This design comes from an exercise in tuning for small area, a short achievable clock period and few clock cycles on the open sky130 flow, not from production work. In this exercise RTL edits were held to simulation tests only and were not proved equivalent to the original. Some runs may be left out. An edit can pass the tests and still lose a function that they never use.

==> flow/design.v <==
module regfile(
		input [4:0] wr_num, input [31:0] wr_data, input wr_en,
		input [4:0] rd0_num, output [31:0] rd0_data,
		input [4:0] rd1_num, output [31:0] rd1_data,
		input clk);
    reg[31:0] data [1:31];  
	always @(posedge clk)
        if(wr_en && wr_num!=0) data[wr_num] <= wr_data;
   	assign rd0_data = (rd0_num!=0) ? data[rd0_num] : 32'h00000000;
   	assign rd1_data = (rd1_num!=0) ? data[rd1_num] : 32'h00000000;
endmodule
module mips(input clk, reset,
            input  [31:0] instr_in, data_in,
            output [31:0] instr_addr, data_addr, data_out,
            output        data_rd_wr);
    parameter [31:0] pc_init = 32'h80020000;
    localparam OP_SPECIAL  = 6'b000000, OP_SPECIAL2 = 6'b011100,
               OP_J = 6'b000010, OP_JAL = 6'b000011,
               OP_BEQ = 6'b000100, OP_BNE = 6'b000101,
               OP_ADDIU = 6'b001001, OP_SLTI = 6'b001010, OP_LUI = 6'b001111,
               OP_LW = 6'b100011, OP_SW = 6'b101011;
    localparam FN_SLL = 6'b000000, FN_JR = 6'b001000,
               FN_ADDU = 6'b100001, FN_SUBU = 6'b100011, FN_MUL = 6'b000010;
    localparam A_ADD = 3'd0, A_SUB = 3'd1, A_SLT = 3'd2, A_SLL = 3'd3,
               A_MUL = 3'd4, A_LUI = 3'd5, A_LINK = 3'd6;
    reg  [31:0] pc;
    reg         id_valid;
    reg  [31:0] id_instr, id_pc4;
    wire        stall;
    wire        id_redirect;
    wire [31:0] id_target;
    assign instr_addr = pc;
    always @(posedge clk) begin
        if (reset) begin
            pc       <= pc_init;
            id_valid <= 1'b0;
        end else if (!stall) begin
            pc       <= id_redirect ? id_target : pc + 32'd4;
            id_valid <= 1'b1;
        end
        if (reset || !stall) begin
            id_instr <= instr_in;
            id_pc4   <= pc + 32'd4;
        end
    end
    wire [5:0]  op    = id_instr[31:26];
    wire [4:0]  f_rs  = id_instr[25:21];
    wire [4:0]  f_rt  = id_instr[20:16];
    wire [4:0]  f_rd  = id_instr[15:11];
    wire [4:0]  f_sa  = id_instr[10:6];
    wire [5:0]  fn    = id_instr[5:0];
    wire [15:0] f_imm = id_instr[15:0];
    wire [31:0] simm  = {{16{f_imm[15]}}, f_imm};
    reg        d_use_rs, d_use_rt, d_wr, d_load, d_store, d_imm, d_br_rs;
    reg        d_beq, d_bne, d_j, d_jr;
    reg [4:0]  d_dst;
    reg [2:0]  d_alu;
    always @* begin
        d_use_rs = 1'b0; d_use_rt = 1'b0; d_wr = 1'b0; d_load = 1'b0;
        d_store = 1'b0; d_imm = 1'b0; d_beq = 1'b0; d_bne = 1'b0;
        d_j = 1'b0; d_jr = 1'b0; d_dst = 5'd0; d_alu = A_ADD; d_br_rs = 1'b0;
        case (op)
            OP_ADDIU: begin d_use_rs = 1'b1; d_wr = 1'b1; d_dst = f_rt; d_imm = 1'b1; d_alu = A_ADD; end
            OP_SLTI:  begin d_use_rs = 1'b1; d_wr = 1'b1; d_dst = f_rt; d_imm = 1'b1; d_alu = A_SLT; end
            OP_LUI:   begin d_wr = 1'b1; d_dst = f_rt; d_alu = A_LUI; end
            OP_LW:    begin d_use_rs = 1'b1; d_wr = 1'b1; d_dst = f_rt; d_imm = 1'b1; d_load = 1'b1; end
            OP_SW:    begin d_use_rs = 1'b1; d_use_rt = 1'b1; d_imm = 1'b1; d_store = 1'b1; end
            OP_BEQ:   begin d_use_rs = 1'b1; d_use_rt = 1'b1; d_beq = 1'b1; end
            OP_BNE:   begin d_use_rs = 1'b1; d_use_rt = 1'b1; d_bne = 1'b1; end
            OP_J:     begin d_j = 1'b1; end
            OP_JAL:   begin d_j = 1'b1; d_wr = 1'b1; d_dst = 5'd31; d_alu = A_LINK; end
            OP_SPECIAL: case (fn)
                FN_SLL:  begin d_use_rt = 1'b1; d_wr = 1'b1; d_dst = f_rd; d_alu = A_SLL; end
                FN_JR:   begin d_use_rs = 1'b1; d_jr = 1'b1; end
                FN_SUBU: begin d_use_rs = 1'b1; d_use_rt = 1'b1; d_wr = 1'b1; d_dst = f_rd; d_alu = A_SUB; end
                default: begin d_use_rs = 1'b1; d_use_rt = 1'b1; d_wr = 1'b1; d_dst = f_rd; d_alu = A_ADD; end  
            endcase
            OP_SPECIAL2: if (fn == FN_MUL) begin
                d_use_rs = 1'b1; d_use_rt = 1'b1; d_wr = 1'b1; d_dst = f_rd; d_alu = A_MUL;
            end
            default: ;
        endcase
        if (d_dst == 5'd0) d_wr = 1'b0;
    end
    wire d_branch = d_beq | d_bne | d_jr;    
    reg        wb_wr;
    reg [4:0]  wb_dst;
    reg [31:0] wb_res;
    wire [31:0] rf_rs, rf_rt;
    regfile regs(.wr_num(wb_dst), .wr_data(wb_res), .wr_en(wb_wr),
                 .rd0_num(f_rs), .rd0_data(rf_rs),
                 .rd1_num(f_rt), .rd1_data(rf_rt),
                 .clk(clk));
    wire [31:0] id_rs_wb = (wb_wr && wb_dst == f_rs) ? wb_res : rf_rs;
    wire [31:0] id_rt_wb = (wb_wr && wb_dst == f_rt) ? wb_res : rf_rt;
    reg        ex_valid, ex_wr, ex_load, ex_store, ex_imm;
    reg [4:0]  ex_dst, ex_rs, ex_rt, ex_sa;
    reg [2:0]  ex_alu;
    reg [31:0] ex_a, ex_b, ex_simm, ex_link;
    reg        me_valid, me_wr, me_load, me_store;
    reg [4:0]  me_dst;
    reg [31:0] me_res, me_sdata;
    wire [31:0] br_rs = (me_valid && me_wr && me_dst == f_rs) ? me_res : id_rs_wb;
    wire [31:0] br_rt = (me_valid && me_wr && me_dst == f_rt) ? me_res : id_rt_wb;
    wire hz_rs = d_use_rs && f_rs != 5'd0;
    wire hz_rt = d_use_rt && f_rt != 5'd0;
    wire ex_hit = ex_valid && ex_wr && ((hz_rs && ex_dst == f_rs) || (hz_rt && ex_dst == f_rt));
    wire me_hit = me_valid && me_wr && me_load && ((hz_rs && me_dst == f_rs) || (hz_rt && me_dst == f_rt));
    assign stall = id_valid && ((ex_hit && (ex_load || d_branch)) || (me_hit && d_branch));
    wire br_eq = (br_rs == br_rt);
    assign id_redirect = id_valid && !stall &&
                         (d_j || d_jr || (d_beq && br_eq) || (d_bne && !br_eq));
    assign id_target = d_jr ? br_rs :
                       d_j  ? {id_pc4[31:28], id_instr[25:0], 2'b00} :
                              id_pc4 + {simm[29:0], 2'b00};
    always @(posedge clk) begin
        if (reset) begin
            ex_valid <= 1'b0;
        end else begin
            ex_valid <= id_valid && !stall;
        end
        ex_wr    <= d_wr && id_valid && !stall;
        ex_load  <= d_load;
        ex_store <= d_store && id_valid && !stall;
        ex_imm   <= d_imm;
        ex_alu   <= d_alu;
        ex_dst   <= d_dst;
        ex_rs    <= f_rs;
        ex_rt    <= f_rt;
        ex_sa    <= f_sa;
        ex_a     <= id_rs_wb;
        ex_b     <= id_rt_wb;
        ex_simm  <= simm;
        ex_link  <= id_pc4 + 32'd4;
    end
    wire [31:0] fa = (me_valid && me_wr && me_dst == ex_rs) ? me_res :
                     (wb_wr && wb_dst == ex_rs) ? wb_res : ex_a;
    wire [31:0] fb = (me_valid && me_wr && me_dst == ex_rt) ? me_res :
                     (wb_wr && wb_dst == ex_rt) ? wb_res : ex_b;
    wire [31:0] opb = ex_imm ? ex_simm : fb;
    reg [31:0] alu_y;
    always @* begin
        case (ex_alu)
            A_SUB:   alu_y = fa - opb;
            A_SLT:   alu_y = {31'd0, $signed(fa) < $signed(opb)};
            A_SLL:   alu_y = fb << ex_sa;
            A_MUL:   alu_y = fa * fb;
            A_LUI:   alu_y = {ex_simm[15:0], 16'd0};
            A_LINK:  alu_y = ex_link;
            default: alu_y = fa + opb;
        endcase
    end
    always @(posedge clk) begin
        if (reset) begin
            me_valid <= 1'b0;
            me_store <= 1'b0;
        end else begin
            me_valid <= ex_valid;
            me_store <= ex_valid && ex_store;
        end
        me_wr    <= ex_valid && ex_wr;
        me_load  <= ex_load;
        me_dst   <= ex_dst;
        me_res   <= alu_y;
        me_sdata <= fb;
    end
    assign data_addr  = me_res;
    assign data_out   = me_sdata;
    assign data_rd_wr = ~me_store;
    always @(posedge clk) begin
        if (reset) wb_wr <= 1'b0;
        else       wb_wr <= me_valid && me_wr;
        wb_dst <= me_dst;
        wb_res <= me_load ? data_in : me_res;
    end
endmodule
==> flow/run.sh <==
#!/bin/bash
# synth_recipe.tcl (not shown) runs the flow's synth.tcl, then flattens the netlist and writes it again
# the make line also repeats each setting of config.mk as NAME=value (left out here)
make -C /OpenROAD-flow-scripts/flow DESIGN_CONFIG=/design/flow/config.mk WORK_HOME=/design/flow/orfs CLKGATE_MAP_FILE= SYNTH_SCRIPT=/design/flow/synth_recipe.tcl finish
==> flow/config.mk <==
export PLATFORM = sky130hd
export DESIGN_NAME = mips
export DESIGN_NICKNAME = mips
export VERILOG_FILES = /design/flow/design.v
export SDC_FILE = /design/flow/constraint.sdc
export NUM_CORES = 4
export LEC_CHECK = 0
export CAP_MARGIN = 20
export CORE_MARGIN = 2
export CORE_UTILIZATION = 40
export PLACE_DENSITY = 0.6
export SLEW_MARGIN = 20
==> flow/constraint.sdc <==
create_clock -name core_clock -period 11.0 [get_ports {clk}]
set_input_delay 2.2000 -clock core_clock [delete_from_list [all_inputs] [get_ports {clk}]]
set_output_delay 2.2000 -clock core_clock [all_outputs]
set_load 0.01 [all_outputs]
Run 1, routed metal, one colour a layer:
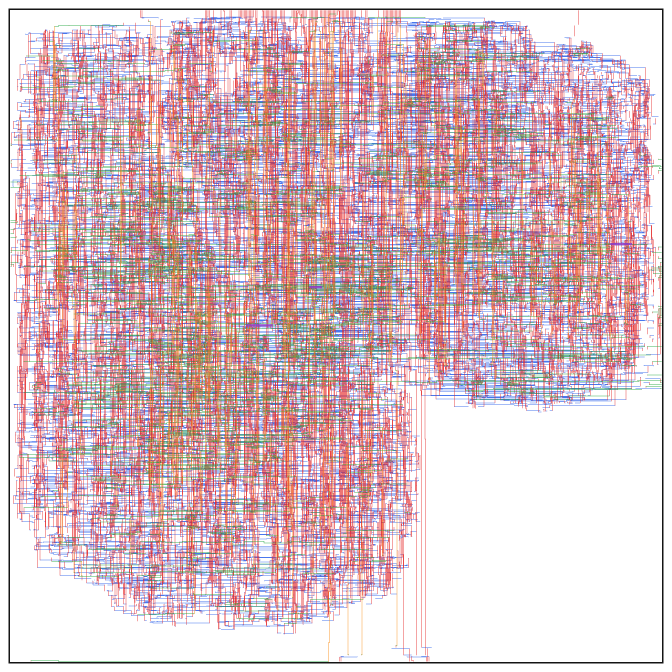
Green shows metal 3, wire length 34.0 mm. Orange shows metal 4, wire length 20.9 mm. Blue shows metal 1, wire length 126 mm. Purple shows metal 5, wire length 38.6 µm. Red shows metal 2, wire length 151 mm.

Run 1, routing view:
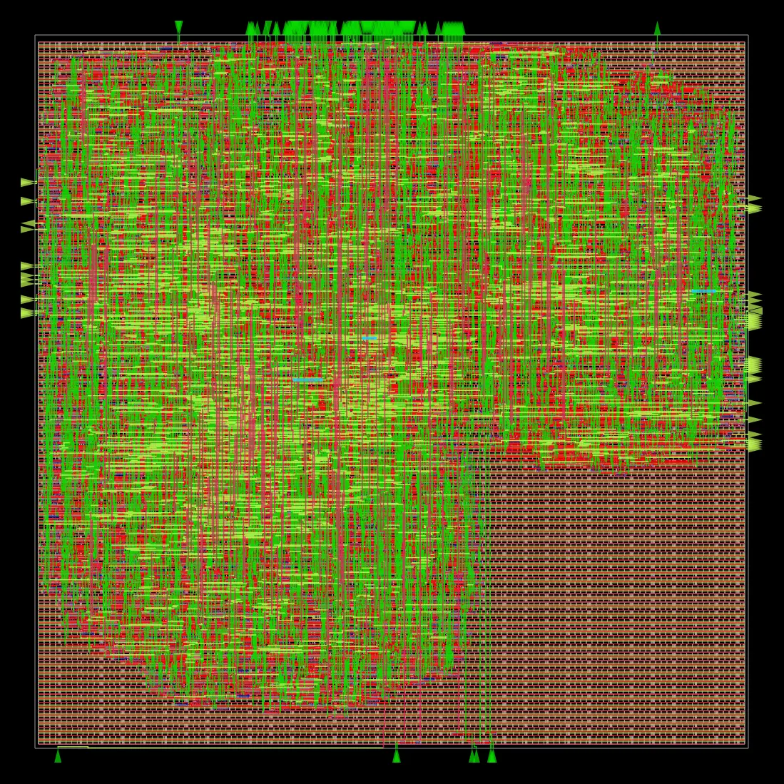
WL/cell: 32.9 µm
M1 WL: 126000 µm
DRT Wirelength: 332000 µm

==> notes.md, run 1 <==
DR WL met3 - 34000 µm
r2r worst-path depth - 29
Util after Layout - 0.453
first-pass GRT wire length - 469000 µm
top layer in use - met5
crit path DAT - 11130 ps
clk_skew - 98.8 ps
FP Rows - 168
Die ar. - 216000 µm²
Mapped Nets - 7752
P&R area growth vs syn - 12.2%
reg2reg setup slack - 600 ps
Hold Path Sink - me_load
die height - 464 µm
most frequent cells in the layout - 1056 x edfxtp_1, 640 x nor2_1, 552 x inv_1, 518 x nand2_1, 471 x mux4_2
I/O pins - 163
Top reg by flops - regs.data
Tcrit/Tclk final - 0.946
Worst Path Max Fanout - 20
CP peak stage delay - 860 ps
worst hold path startpoint - ex_load
number of global-route vias before repair - 63621
final hold viol count - 0
Finished Layout Cells - 10079
CP required - 11730 ps
Num CTS Buffers - 151
I/O Buffers - 162
post-synthesis cell count - 7058
Hold Crit Class - reg2reg
Compound-Gate Fraction of Synth Area - 0.112
Starting Density - 0.403
Synth Area in XOR/XNOR - 0.0262
Resized Gates After CTS - 0
Pre-antenna DRT Iters - 8
Placed Instances - 9797
most common cell after layout, fill and taps aside - edfxtp_1
GRT met3 Usage - 0.0673
Hold Path Cell Cnt - 0
Setup WS pre-CTS - 776 ps
Syn Std Cell Area - 84700 µm²
slowest CP cell - and4_1
syn_area_per_cell - 12.0 µm²
Final Critical Period - 10400 ps
clk root buf - clkbuf_16
initial antenna violation count - 15
largest net degree at the start of global routing - 101
GR Layer Usage met2 - 0.474
grt total ovfl - 0
most used routing layer - met2
drt via density - 6.35
detailed-route via count - 64011
r2r startpoint - wb_dst[4]
Setup TNS Final - 0 ps
die width - 464 µm
share of the synthesized area in the top cell type - 0.374
Synth Warn # - 2
met1 Usage GRT - 0.392
Iter 0 DRT Violations - 8536
mux contribution to synthesized area - 0.147
outcome - complete, no violations
Setup crit start kind - flip-flop
top post-synthesis cells by count - 1056 x edfxtp_1, 677 x nor2_1, 554 x inv_1
dominant synthesized flop cell - edfxtp_1
smallest hold slack - 377 ps
Final Max Tran Viols - 0
H-tree levels - 4
asr flop ratio synth - 0
Max Fclk - 0.0961 GHz
largest family of logic cells by synthesized area - multiplexers
Largest register FFs - 992
gp weighted congestion - 1.01
slew margin rel. - 0.164
HPWL Detailed - 235000 µm
Worst Setup Path Type - reg2reg
Testbench counts for the RTL of run 1, summed over its fixed seeds: cycles 112,991.
Run 1, signal wires on met3:
Cells faint in the background.
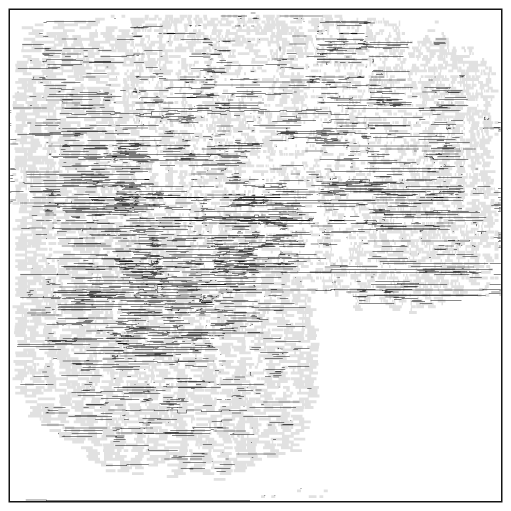
The layer holds 10% of the routed length. The layer carries 34.0 mm of wire.

## run 1: cell type report
cell class / count / area, µm²
multi-input cells: 4662 / 43200
well taps: 2805 / 3510
inverters: 582 / 2190
flip-flops and latches: 1345 / 37500
fillers: 18992 / 115000
clock inverters: 86 / 1060
repair buffers: 405 / 3520
clock buffers: 189 / 4030
diodes: 5 / 12.5
## run 1: worst max path at each step
stage,slack [ps],depth (start not counted),to,from
after global routing,20,29,me_res[31],wb_dst[2]
after floorplan,1380,34,me_res[31],wb_dst[0]
after CTS,790,29,me_res[31],wb_dst[2]
after global placement,910,29,me_res[31],wb_dst[2]
final,600,29,me_res[31],wb_dst[4]
after detailed placement,780,29,me_res[31],wb_dst[2]
## run 1: critical path, delay by kind of cell, from the launching register on
family                   cells  cell delay (ps)
flip-flops                   1              600
AND/OR/NAND/NOR              2             1070
buffers and inverters        3              620
adder cells (fa/ha/maj)      8             3730
AO/OA/AOI/OAI                5             1870
XOR/XNOR                    11             2420
==> run 2: too many edits to list; what changed since run 1 <==
flow/design.v: 176 -> 943 lines; modules unchanged: 1
  mips: edited, 165 -> 183 lines
  mul32cs: new, 749 lines
==> module mips as of run 2 <==
module mips(input clk, reset,
            input  [31:0] instr_in, data_in,
            output [31:0] instr_addr, data_addr, data_out,
            output        data_rd_wr);
    parameter [31:0] pc_init = 32'h80020000;
    localparam OP_SPECIAL  = 6'b000000, OP_SPECIAL2 = 6'b011100,
               OP_J = 6'b000010, OP_JAL = 6'b000011,
               OP_BEQ = 6'b000100, OP_BNE = 6'b000101,
               OP_ADDIU = 6'b001001, OP_SLTI = 6'b001010, OP_LUI = 6'b001111,
               OP_LW = 6'b100011, OP_SW = 6'b101011;
    localparam FN_SLL = 6'b000000, FN_JR = 6'b001000,
               FN_ADDU = 6'b100001, FN_SUBU = 6'b100011, FN_MUL = 6'b000010;
    reg  [31:0] pc;
    reg         id_valid;
    reg  [31:0] id_instr, id_pc4;
    wire        stall;
    wire        id_redirect;
    wire [31:0] id_target;
    wire [31:0] pc4 = pc + 32'd4;
    assign instr_addr = pc;
    always @(posedge clk) begin
        if (reset) begin
            pc       <= pc_init;
            id_valid <= 1'b0;
        end else if (!stall) begin
            pc       <= id_redirect ? id_target : pc4;
            id_valid <= 1'b1;
        end
        if (reset || !stall) begin
            id_instr <= instr_in;
            id_pc4   <= pc4;
        end
    end
    wire [5:0]  op    = id_instr[31:26];
    wire [4:0]  f_rs  = id_instr[25:21];
    wire [4:0]  f_rt  = id_instr[20:16];
    wire [4:0]  f_rd  = id_instr[15:11];
    wire [4:0]  f_sa  = id_instr[10:6];
    wire [5:0]  fn    = id_instr[5:0];
    wire [15:0] f_imm = id_instr[15:0];
    wire [31:0] simm  = {{16{f_imm[15]}}, f_imm};
    reg        d_use_rs, d_use_rt, d_wr, d_load, d_store, d_mul, d_sll, d_slt;
    reg        d_beq, d_bne, d_j, d_jr;
    reg        d_a_rt, d_a_const, d_b_imm, d_b_zero, d_inv;
    reg [4:0]  d_dst;
    always @* begin
        d_use_rs = 1'b0; d_use_rt = 1'b0; d_wr = 1'b0; d_load = 1'b0;
        d_store = 1'b0; d_mul = 1'b0; d_sll = 1'b0; d_slt = 1'b0;
        d_beq = 1'b0; d_bne = 1'b0; d_j = 1'b0; d_jr = 1'b0;
        d_a_rt = 1'b0; d_a_const = 1'b0; d_b_imm = 1'b0; d_b_zero = 1'b0; d_inv = 1'b0;
        d_dst = 5'd0;
        case (op)
            OP_ADDIU: begin d_use_rs = 1'b1; d_wr = 1'b1; d_dst = f_rt; d_b_imm = 1'b1; end
            OP_SLTI:  begin d_use_rs = 1'b1; d_wr = 1'b1; d_dst = f_rt; d_b_imm = 1'b1; d_inv = 1'b1; d_slt = 1'b1; end
            OP_LUI:   begin d_wr = 1'b1; d_dst = f_rt; d_a_const = 1'b1; d_b_zero = 1'b1; end
            OP_LW:    begin d_use_rs = 1'b1; d_wr = 1'b1; d_dst = f_rt; d_b_imm = 1'b1; d_load = 1'b1; end
            OP_SW:    begin d_use_rs = 1'b1; d_use_rt = 1'b1; d_b_imm = 1'b1; d_store = 1'b1; end
            OP_BEQ:   begin d_use_rs = 1'b1; d_use_rt = 1'b1; d_beq = 1'b1; end
            OP_BNE:   begin d_use_rs = 1'b1; d_use_rt = 1'b1; d_bne = 1'b1; end
            OP_J:     begin d_j = 1'b1; end
            OP_JAL:   begin d_j = 1'b1; d_wr = 1'b1; d_dst = 5'd31; d_a_const = 1'b1; d_b_zero = 1'b1; end
            OP_SPECIAL: case (fn)
                FN_SLL:  begin d_use_rt = 1'b1; d_wr = 1'b1; d_dst = f_rd; d_a_rt = 1'b1; d_b_zero = 1'b1; d_sll = 1'b1; end
                FN_JR:   begin d_use_rs = 1'b1; d_jr = 1'b1; end
                FN_SUBU: begin d_use_rs = 1'b1; d_use_rt = 1'b1; d_wr = 1'b1; d_dst = f_rd; d_inv = 1'b1; end
                default: begin d_use_rs = 1'b1; d_use_rt = 1'b1; d_wr = 1'b1; d_dst = f_rd; end  
            endcase
            OP_SPECIAL2: if (fn == FN_MUL) begin
                d_use_rs = 1'b1; d_use_rt = 1'b1; d_wr = 1'b1; d_dst = f_rd; d_mul = 1'b1;
            end
            default: ;
        endcase
        if (d_dst == 5'd0) d_wr = 1'b0;
    end
    wire        me_we;
    wire [4:0]  me_wdst;
    wire [31:0] me_fwd;
    wire [31:0] rf_rs, rf_rt;
    regfile regs(.wr_num(me_wdst), .wr_data(me_fwd), .wr_en(me_we),
                 .rd0_num(f_rs), .rd0_data(rf_rs),
                 .rd1_num(f_rt), .rd1_data(rf_rt),
                 .clk(clk));
    reg        ex_wr, ex_load, ex_store, ex_mul, ex_sll, ex_slt, ex_cin;
    reg [4:0]  ex_dst, ex_sa;
    reg [31:0] ex_a, ex_b, ex_sd;
    reg        me_wr, me_load, me_store, me_mul;
    reg [4:0]  me_dst;
    reg [31:0] me_res, me_sd, me_ms, me_mc;
    wire [31:0] alu_y;
    wire        alu_sum31;
    wire ex_hit_rs = ex_wr && ex_dst == f_rs;
    wire ex_hit_rt = ex_wr && ex_dst == f_rt;
    wire me_hit_rs = me_wr && me_dst == f_rs;
    wire me_hit_rt = me_wr && me_dst == f_rt;
    wire ex_late   = ex_load | ex_mul;           
    wire me_late   = me_load | me_mul;
    wire d_branch  = d_beq | d_bne | d_jr;
    wire use_ex_rs = d_use_rs && ex_hit_rs;
    wire use_ex_rt = d_use_rt && ex_hit_rt;
    wire use_me_rs = d_use_rs && me_hit_rs;
    wire use_me_rt = d_use_rt && me_hit_rt;
    wire [31:0] br_rs = me_hit_rs ? me_res : rf_rs;
    wire [31:0] br_rt = me_hit_rt ? me_res : rf_rt;
    wire st_late = ex_late && (use_ex_rs || use_ex_rt);
    wire st_br   = d_branch && (
                     ((use_ex_rs || use_ex_rt) && (ex_sll || d_jr)) ||
                     (me_late && (use_me_rs || use_me_rt)));
    assign stall = id_valid && (st_late || st_br);
    wire [31:0] bk   = ex_hit_rs ? br_rt : br_rs;
    wire [31:0] kc   = (ex_a & ex_b) | ((ex_a | ex_b) & ~bk);
    wire        eq_add = ((ex_a ^ ex_b ^ bk) == {kc[30:0], ex_cin});
    wire        lt   = (ex_a[31] == ex_b[31]) ? ex_a[31] : alu_sum31;
    wire        eq_slt = (bk[31:1] == 31'd0) && (bk[0] == lt);
    wire        eq_ex  = (f_rs == f_rt) || (ex_slt ? eq_slt : eq_add);
    wire        br_eq  = (ex_hit_rs || ex_hit_rt) ? eq_ex : (br_rs == br_rt);
    assign id_redirect = id_valid && !stall &&
                         (d_j || d_jr || (d_beq && br_eq) || (d_bne && !br_eq));
    assign id_target = d_jr ? br_rs :
                       d_j  ? {id_pc4[31:28], id_instr[25:0], 2'b00} :
                              id_pc4 + {simm[29:0], 2'b00};
    wire [31:0] a_const = d_a_const ? (d_j ? id_pc4 + 32'd4 : {f_imm, 16'd0}) : 32'd0;
    wire [31:0] a_base  = d_a_const ? a_const : d_a_rt ? rf_rt : rf_rs;
    wire        a_ex    = d_a_rt ? use_ex_rt : (!d_a_const && use_ex_rs);
    wire        a_me    = d_a_rt ? use_me_rt : (!d_a_const && use_me_rs);
    wire [31:0] a_val   = a_ex ? alu_y : a_me ? me_fwd : a_base;
    wire [31:0] b_base  = d_b_imm ? simm : d_b_zero ? 32'd0 : rf_rt;
    wire        b_reg   = !d_b_imm && !d_b_zero;
    wire [31:0] rt_val  = use_ex_rt ? alu_y : use_me_rt ? me_fwd : rf_rt;
    wire [31:0] b_val   = (b_reg && use_ex_rt) ? alu_y : (b_reg && use_me_rt) ? me_fwd : b_base;
    wire issue = id_valid && !stall;
    always @(posedge clk) begin
        if (reset) begin
            ex_wr    <= 1'b0;
            ex_load  <= 1'b0;
            ex_store <= 1'b0;
            ex_mul   <= 1'b0;
        end else begin
            ex_wr    <= d_wr && issue;
            ex_load  <= d_load && issue;
            ex_store <= d_store && issue;
            ex_mul   <= d_mul && issue;
        end
        ex_sll <= d_sll;
        ex_slt <= d_slt;
        ex_cin <= d_inv;
        ex_dst <= d_dst;
        ex_sa  <= f_sa;
        ex_a   <= a_val;
        ex_b   <= b_val ^ {32{d_inv}};
        ex_sd  <= rt_val;
    end
    wire [32:0] sum1 = {ex_a, 1'b1} + {ex_b, ex_cin};
    wire [31:0] sum  = sum1[32:1];
    assign alu_sum31 = sum[31];
    assign alu_y = ex_sll ? (ex_a << ex_sa) :
                   ex_slt ? {31'd0, lt} : sum;
    wire [31:0] mul_s, mul_c;
    mul32cs mul(.a(ex_a), .b(ex_sd), .s(mul_s), .c(mul_c));
    always @(posedge clk) begin
        if (reset) begin
            me_wr    <= 1'b0;
            me_load  <= 1'b0;
            me_store <= 1'b0;
            me_mul   <= 1'b0;
        end else begin
            me_wr    <= ex_wr;
            me_load  <= ex_load;
            me_store <= ex_store;
            me_mul   <= ex_mul;
        end
        me_dst <= ex_dst;
        me_res <= alu_y;
        me_sd  <= ex_sd;
        me_ms  <= mul_s;
        me_mc  <= mul_c;
    end
    assign data_addr  = me_res;
    assign data_out   = me_sd;
    assign data_rd_wr = ~me_store;
    assign me_fwd  = me_load ? data_in : me_mul ? (me_ms + me_mc) : me_res;
    assign me_we   = me_wr;
    assign me_wdst = me_dst;
endmodule
Run 2, routing view:
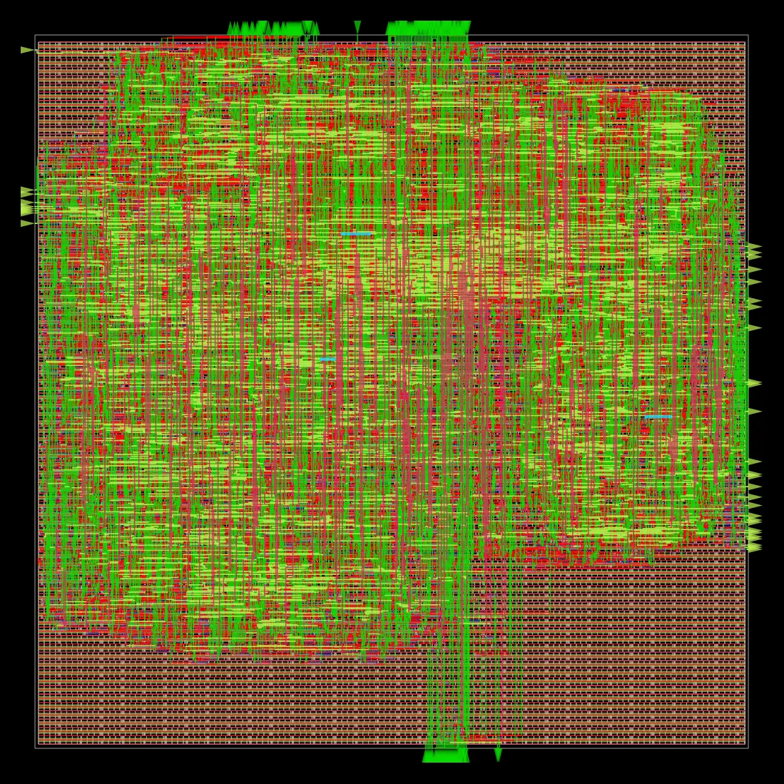
top layer in use: met5
DR WL met3: 44000 µm

Run 2, routed metal, one colour a layer:
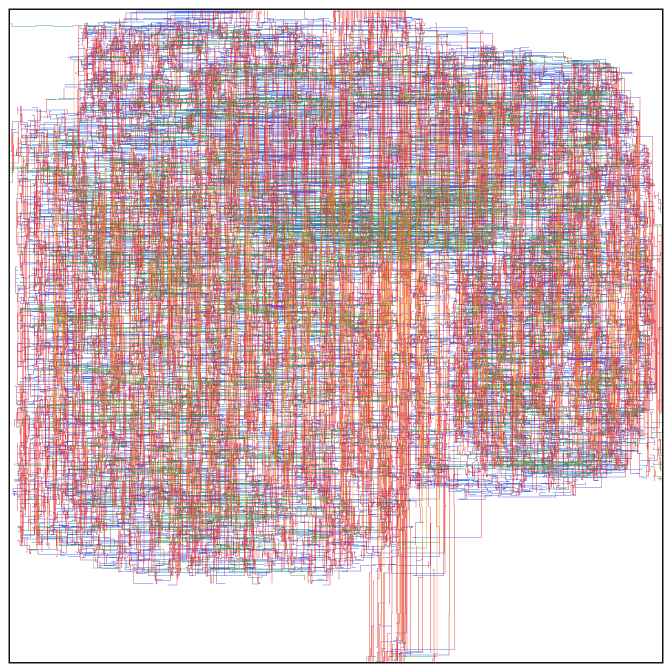
Red shows metal 2, wire length 163 mm. Orange shows metal 4, wire length 30.3 mm. Blue shows metal 1, wire length 138 mm. Purple shows metal 5, wire length 41.4 µm. Green shows metal 3, wire length 44.0 mm.

==> run 2 against run 1 <==
Compared with the run above: still clean; first-iteration DRC count increased by 38%; critical path depth decreased by 9; design area down 0.49%; clock skew decreased by 25 ps; cell count up 3.1%; fmax rose by 28%; synthesized area about the same; critical endpoint is now pc[11]; largest cell class unchanged.
==> notes.md, run 2 <==
outcome - complete, no violations
largest area contributor in the netlist - edfxtp_1
HPWL Detailed - 259000 µm
r2r worst-path depth - 20
unrepaired setup endpoints after global routing - false
Hold Path Cell Cnt - 0
Starting Density - 0.403
syn_area_per_cell - 11.3 µm²
Worst Setup Path Type - reg2reg
Crit path max-delay family - compound AO/OA/AOI/OAI gates
Util after Layout - 0.450
worst slew pin tran - 1220 ps
Multi-input gate area - 43600 µm²
fillcell total - 19250
most frequent cells in the layout - 1056 x edfxtp_1, 568 x nor2_1, 528 x nand2_1, 527 x a21oi_1, 412 x mux4_2
layout cell share with drive strength beyond 1 - 0.143
Die ar. - 216000 µm²
die height - 464 µm
Largest register FFs - 992
Hold Crit Class - reg2reg
share of the synthesized area in the top cell type - 0.374
endpoints failing setup - 0
most common cell after layout, fill and taps aside - edfxtp_1
Tot GR Track Use - 0.338
fin nets - 7888
maximum root-to-sink buffer count - 3
P&R area growth vs syn - 11.6%
clk root buf - clkbuf_16
I/O pins - 163
cell mode on critical path - mux2i_1
Worst Path Max Fanout - 63
I/O Buffers - 162
Max Fclk - 0.123 GHz
crit end category - flip-flop
die width - 464 µm
detailed-route via count - 69402
CP peak stage delay - 1010 ps
Synth Warn # - 2
DRC viols - 0
#FFs+latches synth - 1346
Top reg by flops - regs.data
H-tree levels - 4
worst hold path startpoint - ex_dst[3]
grt total ovfl - 0
core box area - 210000 µm²
ANT nets after route - 0
WL/cell - 36.2 µm
crit path cell chain - buf_4 > mux4_2 > o22ai_1 > a211o_1 > a21oi_1 > mux2i_1 > mux2i_1 > fa_1 > xnor2_1 > nor4_1 > nand4_1 > nor2_1 > o21ai_0 > a21oi_1 > a31oi_1 > o31ai_4 > mux2i_4 > buf_4 > mux2i_1 > a311o_1
slowest CP cell - dfxtp_4
asr flop ratio synth - 0
FP Rows - 168
Reg clk slew, reported paths - 70 ps
Final Critical Period - 8110 ps
Pre-antenna DRT Iters - 8
Post-synth EDFFs - 1056
GR Layer Usage met2 - 0.504
post-CTS setup buffer count - 0
Final Max Tran Viols - 0
post-synthesis sequential area ratio - 0.443
top post-synthesis cells by count - 1056 x edfxtp_1, 599 x nor2_1, 528 x a21oi_1, 528 x nand2_1, 415 x clkbuf_1
most numerous cell in the Yosys netlist - edfxtp_1
WL met2 - 163000 µm
CP required - 11730 ps
Hold Path Sink - me_dst[3]
FF-to-FF End - pc[11]
top post-synthesis cells by area - edfxtp_1 37%, mux4_2 11%, dfxtp_1 6.8%, fa_1 5.2%, mux2i_1 3.6%
drt via density - 6.68
slew margin rel. - 0.164
post-synthesis cell count - 7524
gp weighted congestion - 1.04
CTS tree - built
worst setup path endpoint - pc[11]
M1 WL - 138000 µm
Setup crit start kind - flip-flop
Worst-Skew Late Latency - 850 ps
GRT met3 Usage - 0.0872
most used routing layer - met2
Mapped Nets - 7964
largest net degree at the start of global routing - 128
Iter 0 DRT Violations - 11809
Tcrit/Tclk final - 0.737
dominant synthesized flop cell - edfxtp_1
CP Depth - 20
cts hold-fix bufs - 0
number of global-route vias before repair - 64916
clk_skew - 73.9 ps
initial antenna violation count - 19
DRT Wirelength - 376000 µm
Syn Std Cell Area - 84800 µm²
Num CTS Buffers - 149
buffer and inverter count on the worst path - 2
met1 Usage GRT - 0.435
Max-cap violations - 0
final hold viol count - 0
first-pass GRT wire length - 516000 µm
CTS Sinks - 1346
Yosys cell types - 93
Resized Gates After CTS - 0
reg2reg setup slack - 2890 ps
crit path DAT - 8840 ps
register area - 37600 µm²
Setup TNS Final - 0 ps
Testbench counts for the RTL of run 2, summed over its fixed seeds: cycles 101,853.
Run 2, clock wires, drivers and flops:
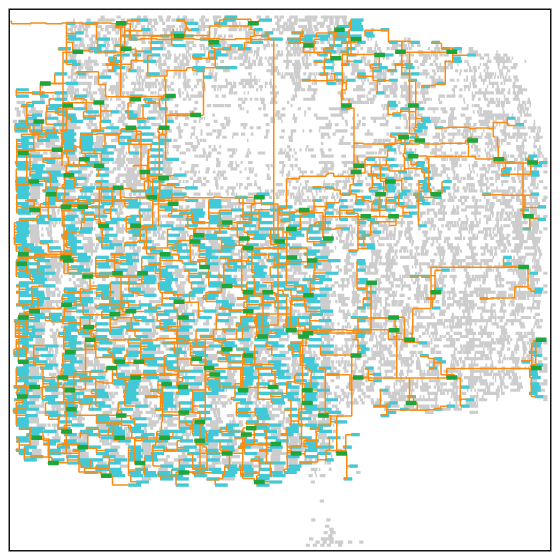
Cyan shows flip-flops, count 1346. Orange shows clock wires, length 18100 µm. Green shows clock drivers, count 149.
There are 150 routed clock nets. Position of the flops: all over the die.

-- run 2: final cells by class --
type,instances,share of cell area
tap,2805,0.0371
timing repair buffer,422,0.0394
clock buffer,187,0.0420
inverter,327,0.0130
sequential,1346,0.397
antenna,11,0.000291
clock inverter,88,0.00980
multi-input combinational,5202,0.461
-- run 2: through the flow --
stage          std cells  setup slack [ps]  hold WS [ps]  cell area, µm²
2_1_floorplan       7524              5810           329           84800
3_3_place_gp       10101              3130           401           89600
3_5_place_dp       10101              3210           387           89600
4_1_cts            10376              3170           399           94500
5_1_grt            10378              2730           409           94600
6_report           10388              2890           398           94600
-- run 2: cell families (layout without fill, tap and decap cells) --
group,count (synthesis),in the layout,synth area share
compound gates,1989,1989,0.154
xor+xnor,354,354,0.0367
fa+ha+maj,391,391,0.0768
buf+inv,976,1024,0.0478
flops,1346,1346,0.443
mux,752,752,0.150
other cells,0,11,0
simple gates,1716,1716,0.0923

[port drivers added, routing unchanged]
In the flow no input, the clock included, has a driving cell. The finished layouts below were timed again as built, in two steps.
Step 1: set_driving_cell puts a clkbuf_16 on clk and a buf_2 on each other input, an assumption about the parent block.
Step 2 adds t to the input delays and takes it off the output delays; t is the mean of the earliest and latest rising clock arrival at the registers after step 1. Input paths then give back, and output paths get back, about the clock's delay inside the block.
Three values: no drivers, after step 1, after step 2; two values: the first two.
run	t, ns	setup WS [ns]	slew at the worst register clock pin (ns)
run 1	0.903	0.597 / 0.597 / 0.597	0.07 / 0.07
run 2	0.912	2.894 / 2.894 / 2.894	0.07 / 0.07
After both steps setup and hold are still met in every run listed.
